Background: an optimization exercise with open tools, aiming at small area. Do not read the settings as production practice.
Only simulation tests tie the RTL to the original design; equivalence was not proved.
Power is estimated from default activity; no workload was simulated.

--- flow/flow/run.sh ---
#!/bin/bash
# The standard layout (standard.sh) with two changes: the port buffers are
# made from sky130_fd_sc_hd__buf_2 instead of the cell buffer_ports picks, and
# the tools run on 8 threads. Each tool's output goes to standard.log.
set -euo pipefail
export BUFFER_PORTS_ARGS="-inputs -outputs -buffer_cell sky130_fd_sc_hd__buf_2"
sed 's/"\${@:-finish}"/NUM_CORES=8 "${@:-finish}"/' standard.sh > standard8.sh
grep -q 'NUM_CORES=8' standard8.sh
bash standard8.sh > standard.log 2>&1
--- flow/standard.sh ---
#!/bin/bash
# synth_recipe.tcl (not shown) runs the flow's synth.tcl, then flattens the netlist and writes it again
# the make line also repeats each setting of config.mk as NAME=value (left out here)
make -C /OpenROAD-flow-scripts/flow DESIGN_CONFIG=/design/flow/config.mk WORK_HOME=/design/flow/orfs CLKGATE_MAP_FILE= SYNTH_SCRIPT=/design/flow/synth_recipe.tcl "${@:-finish}"
--- flow/config.mk ---
export PLATFORM = sky130hd
export DESIGN_NAME = instruction_cache
export DESIGN_NICKNAME = instruction_cache
export VERILOG_FILES = /design/flow/design.v
export SDC_FILE = /design/flow/constraint.sdc
export NUM_CORES = 4
export LEC_CHECK = 0
export CAP_MARGIN = 20
export CORE_MARGIN = 2
export CORE_UTILIZATION = 50
export PLACE_DENSITY = 0.6
export SLEW_MARGIN = 20
--- flow/constraint.sdc ---
create_clock -name core_clock -period 8.0 [get_ports {clk}]
set_input_delay 1.6000 -clock core_clock [delete_from_list [all_inputs] [get_ports {clk}]]
set_output_delay 1.6000 -clock core_clock [all_outputs]
set_load 0.01 [all_outputs]
--- flow/design.v ---
module instruction_cache #(
    parameter CACHE_SIZE_BYTES = 512,  
    parameter LINE_SIZE_BYTES = 64,  
    parameter WAYS = 2               
)(
    input  logic                            clk,          
    input  logic                            rst_n,        
    input  logic [32-1:0]   pc,           
    input  logic                            fetch_req,    
    output logic [32-1:0]   instruction,  
    output logic                            cache_hit,    
    output logic                            mem_read,     
    output logic [32-1:0]   mem_addr,     
    input  logic [(LINE_SIZE_BYTES*8)-1:0]  mem_data,     
    input  logic                            mem_valid     
);
logic [511:0] data  [0:7];    
logic [23:0]  tags  [0:7];    
logic [7:0]   valid;          
logic [3:0]   lru0;           
logic [25:0]  miss_line;      
logic [3:0]   miss_word;      
assign mem_addr = {miss_line, 6'b0};
wire [23:0] req_tag = pc[31:8];
wire [1:0]  req_set = pc[7:6];
wire [3:0]  req_word = pc[5:2];
wire hit0 = valid[{1'b0, req_set}] && (tags[{1'b0, req_set}] == req_tag);
wire hit1 = valid[{1'b1, req_set}] && (tags[{1'b1, req_set}] == req_tag);
assign cache_hit = hit0 | hit1;
wire hit_upd    = fetch_req & cache_hit;
wire start_miss = fetch_req & ~cache_hit & ~mem_read;
wire fill_end   = mem_read & mem_valid;
wire do_fill    = fill_end & ~hit_upd;
wire [1:0] miss_set = miss_line[1:0];
wire       victim   = lru0[miss_set];    
logic [7:0] wen;
always_comb begin
    for (int l = 0; l < 8; l++)
        wen[l] = do_fill && (miss_set == l[1:0]) && (victim == l[2]);
end
wire [23:0] fill_tag = miss_line[25:2];
genvar gl;
generate
for (gl = 0; gl < 8; gl++) begin : g_line
    always_ff @(posedge clk) begin
        data[gl] <= ({512{wen[gl]}} & mem_data) | ({512{~wen[gl]}} & data[gl]);
        tags[gl] <= ({24{wen[gl]}} & fill_tag) | ({24{~wen[gl]}} & tags[gl]);
    end
end
endgenerate
logic [2:0] ptr_line;    
logic [3:0] ptr_word;
logic       ptr_ok;      
logic [7:0]  sel_line;
logic [15:0] sel_word;
always_comb begin
    for (int l = 0; l < 8; l++)
        sel_line[l] = ptr_ok && (ptr_line == l[2:0]);
    for (int k = 0; k < 16; k++)
        sel_word[k] = (ptr_word == k[3:0]);
end
always_comb begin
    instruction = '0;
    for (int l = 0; l < 8; l++)
        for (int k = 0; k < 16; k++)
            instruction = instruction | ({32{sel_line[l] & sel_word[k]}} & data[l][k*32 +: 32]);
end
always_ff @(posedge clk) begin
    if (start_miss)
        miss_word <= req_word;
    if (hit_upd) begin
        ptr_line <= {hit1, req_set};
        ptr_word <= req_word;
    end else if (do_fill) begin
        ptr_line <= {victim, miss_set};
        ptr_word <= miss_word;
    end
end
always_ff @(posedge clk or negedge rst_n) begin
    if (!rst_n) begin
        valid       <= '0;
        lru0        <= '0;
        ptr_ok      <= 1'b0;
        mem_read    <= 1'b0;
        miss_line   <= '0;
    end else begin
        if (start_miss) begin
            mem_read  <= 1'b1;
            miss_line <= pc[31:6];
        end else if (fill_end) begin
            mem_read  <= 1'b0;
        end
        if (hit_upd) begin
            lru0[req_set] <= hit0;
            ptr_ok        <= 1'b1;
        end else if (do_fill) begin
            valid[{victim, miss_set}] <= 1'b1;
            lru0[miss_set]            <= ~victim;
            ptr_ok                    <= 1'b1;
        end
    end
end
endmodule
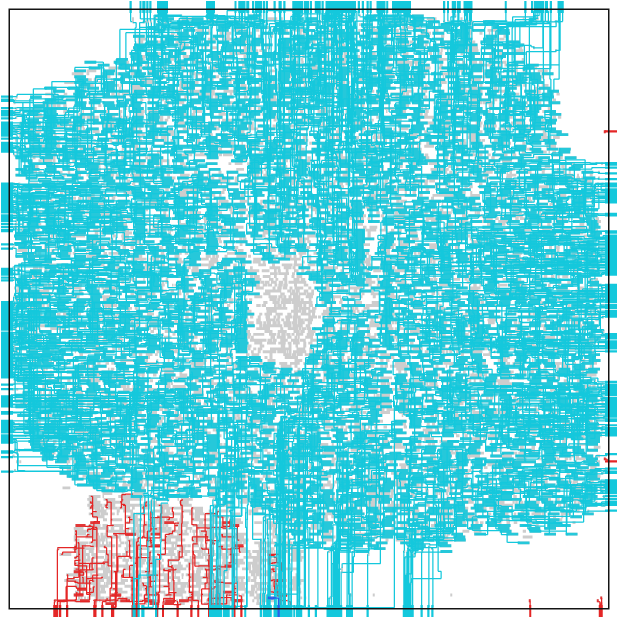
Figure 1: nets reached from selected ports.
[cyan] `mem_data` | bits: 512 | direction: input | end cells: 4096 | buffers: 512 | wire: 138 mm
[blue] `mem_valid` | bits: 1 | direction: input | end cells: 3 | buffers: 1 | wire: 21.3 um
[red] `mem_addr` | bits: 32 | direction: output | end cells: 32 | buffers: 26 | wire: 3450 um
# IOs: 614
Buffers on Ports: 605

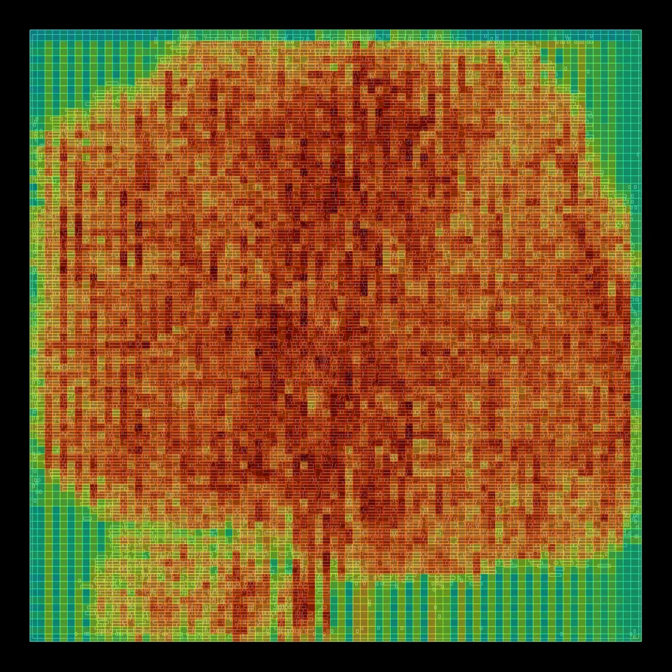
Figure 2: congestion heat map.
detailed-route wire length per cell: 52.20 um
met2 usage: 61.48%
Total GRT Usage: 44.26%

==> impl_metrics.csv <==
group,metric,value,unit
clock_tree,cts_tree,"yes",
global_route,grt_max_degree,111,
routing,first_iter_violations,24220,
synthesis,ys_warn_count,3,
power_and_ir_drop,p_per_area,272.0,nW/um^2
clock_tree,clk_pin_slew_worst_paths,0.06,ns
run,cap_violations,0,
synthesis,synth_ff_type,"edfxtp_1",
clock_tree,h-tree-depth,5,
sta,fmax,131.0,MHz
sta,maxSlewViolCount,0,
power_and_ir_drop,switching_share,23.28,%
power_and_ir_drop,pwr-share-comb,6.0,%
routing,highest_layer,"met5",
die,die_h,561.8,um
routing,m1WireLength,224.9,mm
synthesis,yosys.area.top_type,"edfxtp_1",
sta,finalHoldViolCount,0,
clock_tree,cts.sinks,4339,
power_and_ir_drop,clock_power_share,40.4,%
die,die-area,315600,um^2
synthesis,synthesis.area,155600,um^2
routing,vias,107100,
status,status,"timing/DRC/antenna clean",
routing,first_pass_iters,14,
sta,hold_ws,0.4741,ns
routing,wl_met2,296.0,mm
synthesis,netlist_instances,7845,
critical_path,cpMostUsedCell,"buf_4",
finish,fin_nets,9480,
die,die_w,561.8,um
clock_tree,postCtsSetupRepairBufs,0,
sta,post-route-period-util,95.44,%
routing,avgViaCountPerCell,7.875,
synthesis,synth_common_cells,"edfxtp_1, a221oi_1, a22o_1",
critical_path,endpoint_kind,"output pin",
global_route,grt_pass1_vias,94490,
power_and_ir_drop,p_leak,58.45,nW
synthesis,syn-mean-instance-area,19.83,um^2
routing,drc,0,
die,core_area,309100,um^2
synthesis,async_flop_share,0.9219,%
critical_path,cp.arrival,6.03,ns
clock_tree,cts_inserted_buffers,430,
critical_path,path_class,"reg -> out",
sta,min_period,7.635,ns
sta,setup_viol_count_final,0,
global_route,antenna_found_initial,216,
critical_path,path_buf_inv,3,
power_and_ir_drop,switchingPower,11.57,mW
sta,rsz0062_at_grt,"false",
routing,drt-total-wl,710.1,mm
finish,n_fill_cell,22480,
global_route,grt_pass1_wl,917.4,mm
routing,met3_length,135.2,mm
clock_tree,cts_resized,0,
power_and_ir_drop,vdd_drop_max,0.2205,mV
critical_path,critPathRequiredTime,6.40,ns
clock_tree,ctsLongestPathBuffers,4,
power_and_ir_drop,seqPwrFrac,53.6,%
clock_tree,cts_root_buf,"clkbuf_16",
place,gp_congestion,0.9474,
synthesis,synthTopCellsByArea,"edfxtp_1, a221oi_1, a22o_1",
finish,finalInstanceArea,182700,um^2
clock_tree,insertion_delay,1.06,ns
critical_path,crit_slowest_cell,"nor2_4",
routing,postRouteAntennaNets,0,
place,postPlaceCellArea,168400,um^2
==> per-stage QoR <==
step / std cells / setup slack (ns) / util [%]
finish: 13600 / 0.3651 / 59.10
global route: 13440 / 0.5376 / 58.96
CTS: 13400 / 0.7901 / 58.92
detailed placement: 12600 / 1.068 / 54.47
global placement: 12600 / 1.062 / 54.41
floorplan: 7850 / -0.03633 / -
==> layout by cell type, fill, tap and decap left out, drive strengths merged, types with 4 or more instances in the layout <==
master	count
edfxtp	4299
buf	1071
a22o	785
a221oi	785
a22oi	540
clkbuf	522
nand4	276
clkinv	208
diode	202
nor2	142
nand3	133
nor3	59
inv	56
nor4	49
dfrtp	40
bufinv	36
mux2	31
nand2	28
mux2i	23
a21oi	20
a222oi	18
ha	15
clkinvlp	13
nor2b	12
xnor2	12
xor2	8
and4	8
a41o	8
o211ai	7
o21ai	7
conb	6
a21o	5
nand3b	5
and3	4
==> cells by family after synthesis <==
logic type | Yosys count | share of synthesized area (%)
flip-flops | 4339 | 83.63
adder cells (fa/ha/maj) | 15 | 0.1206
multiplexers | 56 | 0.4399
XOR/XNOR | 20 | 0.1126
AO/OA/AOI/OAI | 2204 | 11.92
buffers and inverters | 475 | 1.193
other | 1 | 0.002411
AND/OR/NAND/NOR | 735 | 2.585
==> final timing paths <==
check,startpoint,end,slack (ns),cells after the start
worst max-delay path,ptr_ok,instruction[31],0.37,11
worst min-delay path,valid[2],valid[2],0.47,1
worst max register to register,flip-flop,flip-flop,3.22,8
worst min register to register,valid[2],valid[2],0.47,1
max in group asynchronous,rst_n,miss_line[17],6.84,2
min in group asynchronous,rst_n,miss_line[21],0.69,2
==> power groups by stage <==
stage                     clock network, mW  registers, mW  logic, mW
final                                  20.1           26.6       2.98
after global routing                   20.8           26.7       2.97
after CTS                              19.9           26.6       2.85
after detailed placement                  0           27.1       2.84
after global placement                    0           27.1       2.82
after floorplan                           0           27.2       1.02
==> layer usage <==
metal | GRT usage (%) | vias to the layer above
li1 | - | 36630
met1 | 56.72 | 53550
met2 | 61.48 | 13900
met3 | 19.89 | 2948
met4 | 27.53 | 106
met5 | 0 | -
==> area by class of cell <==
type                    count  area, um^2  area share (%)
flip-flops and latches   4339      130100           71.22
multi-input cells        3036       24680           13.51
clock buffers             522       11230           6.148
repair buffers           1071        8320           4.555
well taps                4120        5155           2.822
clock inverters           274        2510           1.374
diodes                    202       505.5          0.2767
inverters                  39       166.4         0.09110

[port drivers added, routing unchanged]
The flow's constraints put no driver on any port. The routed layout listed below was extracted and timed again, unchanged, in two steps.
Step 1: set_driving_cell puts a clkbuf_16 on clk and a buf_2 on each other input, an assumption about the parent block.
Step 2 moves the port delays by t, midway between the first and last clock arrival at a register: inputs arrive t later, outputs are due t later. That takes back most of the time a late clock gives input paths.
Slacks: ideal ports / drivers / drivers and shift; pairs: ideal ports / drivers.
t (ns): 1.106
setup slack, ns: 0.365 / 0.269 / 0.863
worst setup path after step 2: input to register
cell pins on the clock port's net: 1
After both steps setup and hold are still met in this run. The setup slack of this run moves by -0.096 ns with the drivers and by +0.498 ns with both steps.
